What follows belongs to an exercise in optimizing a design on an open flow for small area and a short achievable clock period; a production flow would make more cautious choices. Only simulation tests tie the RTL to the original design; equivalence was not proved.

### Cell classes on the final placement

Scale: 1 px per µm. Fill, decap, tap and diode cells in grey.
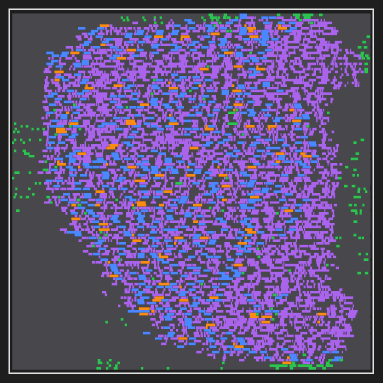
### Routed metal, one colour a layer

Scale: 1.5 px per µm.
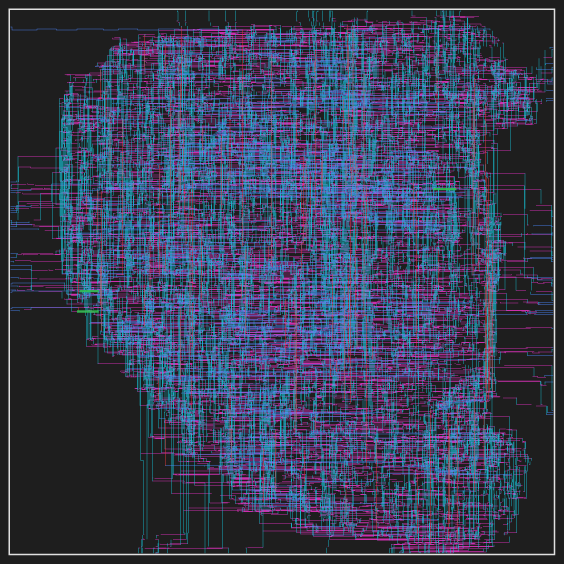
## design/flow/config.mk

```make
export PLATFORM = sky130hd
export DESIGN_NAME = mul
export DESIGN_NICKNAME = mul
export VERILOG_FILES = /design/flow/design.v
export SDC_FILE = /design/flow/constraint.sdc
export NUM_CORES = 4
export LEC_CHECK = 0
export CAP_MARGIN = 20
export CORE_MARGIN = 2
export CORE_UTILIZATION = 40
export SLEW_MARGIN = 20
```

## design/flow/constraint.sdc

```tcl
create_clock -name core_clock -period 11.0 [get_ports {mul_clk}]
set_input_delay 2.2000 -clock core_clock [delete_from_list [all_inputs] [get_ports {mul_clk}]]
set_output_delay 2.2000 -clock core_clock [all_outputs]
set_load 0.01 [all_outputs]
```

## design/flow/design.v

```verilog
`timescale 1ns / 1ps
module booth (
  input [2:0] y,
  input [63:0] x,
  output [63:0] p,
  output c
  );
  wire s_1px;
  wire s_1nx;
  wire s_2px;
  wire s_2nx;
  assign s_1nx = (y[2] & y[1] & ~y[0]) | (y[2] & ~y[1] & y[0]);
  assign s_1px = (~y[2] & y[1] & ~y[0]) | (~y[2] & ~y[1] & y[0]);
  assign s_2nx = (y[2] & ~y[1] & ~y[0]);
  assign s_2px = (~y[2] & y[1] & y[0]);
  assign c = s_1nx | s_2nx;
  wire [63:0] x_sll;
  assign x_sll = {x[62:0],1'b0};
  genvar i;
  generate
    for(i = 0; i < 64; i = i + 1)
    begin
      assign p[i] = (s_1nx & ~x[i]) | (s_2nx & ~x_sll[i]) | (s_1px & x[i]) | (s_2px & x_sll[i]);
    end
  endgenerate
endmodule  
`timescale 1ns / 1ps
module adder (
  input a,
  input b,
  input cin,
  output s,
  output cout
  );
assign s = (~a & ~b & cin) | (~a & b & ~cin) | (a & ~b & ~cin) | (a & b & cin);
assign cout = (a & b) | (a & cin) | (b & cin);
endmodule  
module wallace_tree (
  input [13:0] Cin,
  input [16:0] Pin,
  output [13:0] Cout,
  output S,
  output C
  );
  wire s1;
  wire s2;
  wire s3;
  wire s4;
  wire s5;
  wire s6;
  wire s7;
  wire s8;
  wire s9;
  wire s10;
  wire s11;
  wire s12;
  wire s13;
  wire s14;
  adder u_adder1  (.a(Pin[4]),  .b(Pin[3]),  .cin(Pin[2]),  .s(s1),  .cout(Cout[4]));
  adder u_adder2  (.a(Pin[7]),  .b(Pin[6]),  .cin(Pin[5]),  .s(s2),  .cout(Cout[3]));
  adder u_adder3  (.a(Pin[10]), .b(Pin[9]),  .cin(Pin[8]),  .s(s3),  .cout(Cout[2]));
  adder u_adder4  (.a(Pin[13]), .b(Pin[12]), .cin(Pin[11]), .s(s4),  .cout(Cout[1]));
  adder u_adder5  (.a(Pin[16]), .b(Pin[15]), .cin(Pin[14]), .s(s5),  .cout(Cout[0]));
  adder u_adder6  (.a(Cin[2]),  .b(Cin[3]),  .cin(Cin[4]),  .s(s6),  .cout(Cout[8]));
  adder u_adder7  (.a(Pin[0]),  .b(Cin[0]),  .cin(Cin[1]),  .s(s7),  .cout(Cout[7]));
  adder u_adder8  (.a(s2),      .b(s1),      .cin(Pin[1]),  .s(s8),  .cout(Cout[6]));
  adder u_adder9  (.a(s5),      .b(s4),      .cin(s3),      .s(s9),  .cout(Cout[5]));
  adder u_adder10 (.a(s6),      .b(Cin[5]),  .cin(Cin[6]),  .s(s10), .cout(Cout[10]));
  adder u_adder11 (.a(s9),      .b(s8),      .cin(s7),      .s(s11), .cout(Cout[9]));
  adder u_adder12 (.a(Cin[8]),  .b(Cin[9]),  .cin(Cin[10]), .s(s12), .cout(Cout[12]));
  adder u_adder13 (.a(s11),     .b(s10),     .cin(Cin[7]),  .s(s13), .cout(Cout[11]));
  adder u_adder14 (.a(s13),     .b(s12),     .cin(Cin[11]), .s(s14), .cout(Cout[13]));
  adder u_adder15 (.a(s14),     .b(Cin[12]), .cin(Cin[13]), .s(S),   .cout(C));
endmodule  
`timescale 1ns / 1ps
module mul(
  input mul_clk,
  input resetn,
  input mul_signed,
  input [31:0] x,
  input [31:0] y,
  output [63:0] result
  );
  wire [63:0] x_ext;
  wire [33:0] y_ext;
  assign x_ext = mul_signed ? {{32{x[31]}},x} : {32'd0,x};
  assign y_ext = mul_signed ? {{2{y[31]}},y} : {2'b0,y};
  wire [63:0] p1;
  wire [63:0] p2;
  wire [63:0] p3;
  wire [63:0] p4;
  wire [63:0] p5;
  wire [63:0] p6;
  wire [63:0] p7;
  wire [63:0] p8;
  wire [63:0] p9;
  wire [63:0] p10;
  wire [63:0] p11;
  wire [63:0] p12;
  wire [63:0] p13;
  wire [63:0] p14;
  wire [63:0] p15;
  wire [63:0] p16;
  wire [63:0] p17;
  wire c1;
  wire c2;
  wire c3;
  wire c4;
  wire c5;
  wire c6;
  wire c7;
  wire c8;
  wire c9;
  wire c10;
  wire c11;
  wire c12;
  wire c13;
  wire c14;
  wire c15;
  wire c16;
  wire c17;
  booth u_booth1  (.y({y_ext[1:0],1'b0}), .x(x_ext),               .p(p1),  .c(c1));
  booth u_booth2  (.y(y_ext[3:1]),        .x({x_ext[61:0],2'd0}),  .p(p2),  .c(c2));
  booth u_booth3  (.y(y_ext[5:3]),        .x({x_ext[59:0],4'd0}),  .p(p3),  .c(c3));
  booth u_booth4  (.y(y_ext[7:5]),        .x({x_ext[57:0],6'd0}),  .p(p4),  .c(c4));
  booth u_booth5  (.y(y_ext[9:7]),        .x({x_ext[55:0],8'd0}),  .p(p5),  .c(c5));
  booth u_booth6  (.y(y_ext[11:9]),       .x({x_ext[53:0],10'd0}), .p(p6),  .c(c6));
  booth u_booth7  (.y(y_ext[13:11]),      .x({x_ext[51:0],12'd0}), .p(p7),  .c(c7));
  booth u_booth8  (.y(y_ext[15:13]),      .x({x_ext[49:0],14'd0}), .p(p8),  .c(c8));
  booth u_booth9  (.y(y_ext[17:15]),      .x({x_ext[47:0],16'd0}), .p(p9),  .c(c9));
  booth u_booth10 (.y(y_ext[19:17]),      .x({x_ext[45:0],18'd0}), .p(p10), .c(c10));
  booth u_booth11 (.y(y_ext[21:19]),      .x({x_ext[43:0],20'd0}), .p(p11), .c(c11));
  booth u_booth12 (.y(y_ext[23:21]),      .x({x_ext[41:0],22'd0}), .p(p12), .c(c12));
  booth u_booth13 (.y(y_ext[25:23]),      .x({x_ext[39:0],24'd0}), .p(p13), .c(c13));
  booth u_booth14 (.y(y_ext[27:25]),      .x({x_ext[37:0],26'd0}), .p(p14), .c(c14));
  booth u_booth15 (.y(y_ext[29:27]),      .x({x_ext[35:0],28'd0}), .p(p15), .c(c15));
  booth u_booth16 (.y(y_ext[31:29]),      .x({x_ext[33:0],30'd0}), .p(p16), .c(c16));
  booth u_booth17 (.y(y_ext[33:31]),      .x({x_ext[31:0],32'd0}), .p(p17), .c(c17));
  reg [63:0] p1_tmp;
  reg [63:0] p2_tmp;
  reg [63:0] p3_tmp;
  reg [63:0] p4_tmp;
  reg [63:0] p5_tmp;
  reg [63:0] p6_tmp;
  reg [63:0] p7_tmp;
  reg [63:0] p8_tmp;
  reg [63:0] p9_tmp;
  reg [63:0] p10_tmp;
  reg [63:0] p11_tmp;
  reg [63:0] p12_tmp;
  reg [63:0] p13_tmp;
  reg [63:0] p14_tmp;
  reg [63:0] p15_tmp;
  reg [63:0] p16_tmp;
  reg [63:0]  p17_tmp;
  reg c1_tmp;
  reg c2_tmp;
  reg c3_tmp;
  reg c4_tmp;
  reg c5_tmp;
  reg c6_tmp;
  reg c7_tmp;
  reg c8_tmp;
  reg c9_tmp;
  reg c10_tmp;
  reg c11_tmp;
  reg c12_tmp;
  reg c13_tmp;
  reg c14_tmp;
  reg c15_tmp;
  reg c16_tmp;
  reg c17_tmp;
  always @(posedge mul_clk)
  begin
    if(!resetn)
    begin
      p1_tmp  <= 64'd0;
      p2_tmp  <= 64'd0;
      p3_tmp  <= 64'd0;
      p4_tmp  <= 64'd0;
      p5_tmp  <= 64'd0;
      p6_tmp  <= 64'd0;
      p7_tmp  <= 64'd0;
      p8_tmp  <= 64'd0;
      p9_tmp  <= 64'd0;
      p10_tmp <= 64'd0;
      p11_tmp <= 64'd0;
      p12_tmp <= 64'd0;
      p13_tmp <= 64'd0;
      p14_tmp <= 64'd0;
      p15_tmp <= 64'd0;
      p16_tmp <= 64'd0;
      p17_tmp <= 64'd0;
      c1_tmp  <= 1'b0;
      c2_tmp  <= 1'b0;
      c3_tmp  <= 1'b0;
      c4_tmp  <= 1'b0;
      c5_tmp  <= 1'b0;
      c6_tmp  <= 1'b0;
      c7_tmp  <= 1'b0;
      c8_tmp  <= 1'b0;
      c9_tmp  <= 1'b0;
      c10_tmp <= 1'b0;
      c11_tmp <= 1'b0;
      c12_tmp <= 1'b0;
      c13_tmp <= 1'b0;
      c14_tmp <= 1'b0;
      c15_tmp <= 1'b0;
      c16_tmp <= 1'b0;
      c17_tmp <= 1'b0;
    end
    else
    begin
      p1_tmp  <= p1;
      p2_tmp  <= p2;
      p3_tmp  <= p3;
      p4_tmp  <= p4;
      p5_tmp  <= p5;
      p6_tmp  <= p6;
      p7_tmp  <= p7;
      p8_tmp  <= p8;
      p9_tmp  <= p9;
      p10_tmp <= p10;
      p11_tmp <= p11;
      p12_tmp <= p12;
      p13_tmp <= p13;
      p14_tmp <= p14;
      p15_tmp <= p15;
      p16_tmp <= p16;
      p17_tmp <= p17;
      c1_tmp  <= c1;
      c2_tmp  <= c2;
      c3_tmp  <= c3;
      c4_tmp  <= c4;
      c5_tmp  <= c5;
      c6_tmp  <= c6;
      c7_tmp  <= c7;
      c8_tmp  <= c8;
      c9_tmp  <= c9;
      c10_tmp <= c10;
      c11_tmp <= c11;
      c12_tmp <= c12;
      c13_tmp <= c13;
      c14_tmp <= c14;
      c15_tmp <= c15;
      c16_tmp <= c16;
      c17_tmp <= c17;
    end
  end
  wire [16:0] Pin_com [63:0];
  genvar i;
  generate
    for(i = 0; i < 64; i = i + 1)
    begin
      assign Pin_com[i] = {p17_tmp[i],p16_tmp[i],p15_tmp[i],p14_tmp[i],p13_tmp[i],p12_tmp[i],p11_tmp[i],p10_tmp[i],
                     p9_tmp[i],p8_tmp[i],p7_tmp[i],p6_tmp[i],p5_tmp[i],p4_tmp[i],p3_tmp[i],p2_tmp[i],p1_tmp[i]};
    end
  endgenerate
  wire [13:0] Cin;
  assign Cin = {c1_tmp,c2_tmp,c3_tmp,c4_tmp,c5_tmp,c6_tmp,c7_tmp,c8_tmp,c9_tmp,c10_tmp,c11_tmp,c12_tmp,c13_tmp,c14_tmp};
  wire [13:0] Cout [64:0];
  wire [63:0] S;
  wire [63:0] C;
  assign Cout[0] = Cin;
  generate
    for(i = 0; i < 64; i = i + 2)
    begin : label
      wallace_tree u_wallace_tree1(.Cin(Cout[i]), .Pin(Pin_com[i]), .Cout(Cout[i+1]), .S(S[i]), .C(C[i]));
      wallace_tree u_wallace_tree2(.Cin(Cout[i+1]), .Pin(Pin_com[i+1]), .Cout(Cout[i+2]), .S(S[i+1]), .C(C[i+1]));
    end
  endgenerate
  assign result = S + {C[62:0],c15_tmp} + c16_tmp;
endmodule  
```

## design/flow/run.sh

```bash
#!/bin/bash
# synth_recipe.tcl (not shown) runs the flow's synth.tcl, then flattens the netlist and writes it again
# the make line also repeats each setting of config.mk as NAME=value (left out here)
make -C /OpenROAD-flow-scripts/flow DESIGN_CONFIG=/design/flow/config.mk WORK_HOME=/design/flow/orfs CLKGATE_MAP_FILE= SYNTH_SCRIPT=/design/flow/synth_recipe.tcl finish
```

==> flow_summary.json <==
{
  "status": "finished clean",
  "synth_cells": 5637,
  "die_x_um": 362.5,
  "synth_cell_types": 65,
  "worst_pin_slew_ns": 1.187,
  "synthXorXnorAreaFrac": 0.1104,
  "cp_cell_sequence": "inv_1 -> fa_2 -> buf_4 -> inv_1 -> a21oi_1 -> fa_1 -> inv_1 -> fa_1 -> fa_1 -> fa_1 -> ha_1 -> nand4_1 -> nor3_1 -> nand2_1 -> a211oi_2 -> nor4_1 -> buf_4 -> or2_2 -> o21ai_0 -> xor2_1 -> clkdlybuf4s50_1",
  "period_share": 0.9772,
  "setup_violations": 0,
  "synth_ff_type": "dfxtp_1",
  "die_h_um": 362.5,
  "tns_ns": 0,
  "syn-mean-instance-area_um2": 9.120,
  "yosys_warnings": 1,
  "worstPathRequired_ns": 8.80,
  "grt_pass1_vias": 38360,
  "drive_gt1_frac": 0.05974,
  "whs_ns": 2.009,
  "synth_top_family_by_area": "adder cells",
  "dp_hpwl_um": 123400,
  "clock_sink_count": 593,
  "cp_slowest_stage_delay_ns": 0.60,
  "ys_seq_area_frac": 0.2309,
  "grt_max_degree": 226,
  "root_buffer": "clkbuf_16",
  "clk_pin_slew_ns": 0.06,
  "ioPinCount": 131,
  "synth_mux_area_frac": 0.006036,
  "numCtsBuffers": 70,
  "fin_ws_ns": 0.2512,
  "gp_congestion": 0.9586,
  "drt.antenna.violating_nets": 0,
  "port_buffers": 130,
  "yosysTopAreaCellShare": 0.2874,
  "rows": 131,
  "synth_compound_area_frac": 0.1420,
  "grt_pass1_wl_um": 263200,
  "slew_viol_final": 0,
  "worst_path_max_delay_cell": "fa_1",
  "drtIter0Drc": 4287,
  "globalRouteOverflowTotal": 0,
  "holdCritStartpoint": "resetn",
  "ys_ff_latch": 593,
  "drc": 0,
  "cpMostUsedCell": "fa_1",
  "rsz0062_at_grt": "yes",
  "startpoint_type": "flip-flop",
  "place_area_um2": 53560,
  "synth_area_leaders": "fa_1 (29%), dfxtp_1 (23%), xnor2_1 (10%)",
  "cp_top_family": "adder cells",
  "hold_buffers": 0,
  "nets": 6291
}
Notes on 'Cell classes on the final placement' above:
flip-flops: drawn in blue, cells 593. other buffers and delay cells: drawn in green, cells 223. all other logic: drawn in purple, cells 4536. clock drivers and dummy loads: drawn in orange, cells 122.

Notes on 'Routed metal, one colour a layer' above:
met1: drawn in magenta, wire length 79.8 mm. met4: drawn in red, wire length 5190 µm. met5: drawn in green, wire length 37.7 µm. met2: drawn in cyan, wire length 75.3 mm. met3: drawn in blue, wire length 20.3 mm.
WL/cell: 25.32 µm
Post-Route WL: 180700 µm
total track usage: 0.2720

==> cells in the mapped netlist (all sizes together), types with 31 or more instances <==
master / number
dfxtp: 593
a21oi: 541
nor2: 100
a22oi: 32
nor3: 38
nor2b: 453
o22ai: 394
clkbuf: 441
ha: 62
inv: 831
xnor2: 596
xor2: 52
fa: 738
and2: 113
nand2: 186
o221ai: 76
mux2i: 31
o21ai: 63
buf: 67
==> timing repair <==
action	4_1_cts	5_1_grt
setup endpoints to repair	4	9
resized for setup	4	12
pin swaps	0	0
setup buffers	1	0
==> placed cells by master, fill, tap and decap left out, types with 16 or more instances in the layout <==
cell	netlist	routed
o22ai_1	394	394
xnor2_1	596	580
nor2_4	0	16
clkbuf_16	0	72
o21ai_0	57	56
o221ai_1	76	76
clkdlybuf4s50_1	0	79
mux2i_1	31	31
nor2_1	100	84
fa_1	738	735
a31oi_1	22	22
a21o_1	20	20
nor2b_1	453	453
a21oi_1	539	539
dfxtp_1	593	592
xor2_1	52	52
inv_1	831	828
buf_2	4	47
xnor2_2	0	16
buf_4	4	92
nor3_1	37	37
nand4_1	21	21
nand2_1	186	178
and2_1	113	113
and3_1	20	20
maj3_1	29	29
ha_1	62	62
a22oi_1	32	32
==> final cells by class <==
cell class                 instances  area, µm²  share of cell area
clock inverter                    32      384.1            0.006853
tap                             1662       2079             0.03710
sequential                       593      11870              0.2118
antenna                            1      2.502          0.00004464
clock buffer                      90       1979             0.03531
timing repair buffer             223       1810             0.03230
inverter                         832       3134             0.05592
multi-input combinational       3704      34790              0.6207
==> metal layers <==
layer / routed length, µm / vias up / global-route usage
li1: - / 17460 / -
met1: 79790 / 19830 / 0.3974
met2: 75350 / 2014 / 0.3908
met3: 20320 / 247 / 0.07136
met4: 5189 / 6 / 0.08356
met5: 37 / - / 0
==> path summary, 6_finish.rpt <==
kind | slack [ns] | cells past startpoint | to
worst max-delay path | 0.25 | 21 | result[49]
worst min-delay path | 2.01 | 2 | p8_tmp[39]

## separate check: timing with driven ports
Ports are ideal in the flow. The routed layout listed here was re-timed in OpenROAD. Step 1 sets driving cells, clkbuf_16 on the clock port and buf_2 on the other inputs (assumed; they add their load-dependent delay and slew). Step 2, shift: input delay + t, output delay - t, t = (earliest + latest rising clock arrival at the registers) / 2. This alone moves slack from input paths to output paths. Three values: no drivers, after step 1, after step 2; two values: the first two.
t (ns): 0.732
slack for setup (ns): 0.251 / 0.174 / 0.906
latest minus earliest clock arrival (ns): 0.035 / 0.035
slew at the worst register clock pin (ns): 0.07 / 0.07
pins driven straight from the clock port: 1
After both steps setup and hold are still met in this run. For this run, drivers alone change the setup slack by -0.077 ns; drivers and shift together by +0.655 ns.
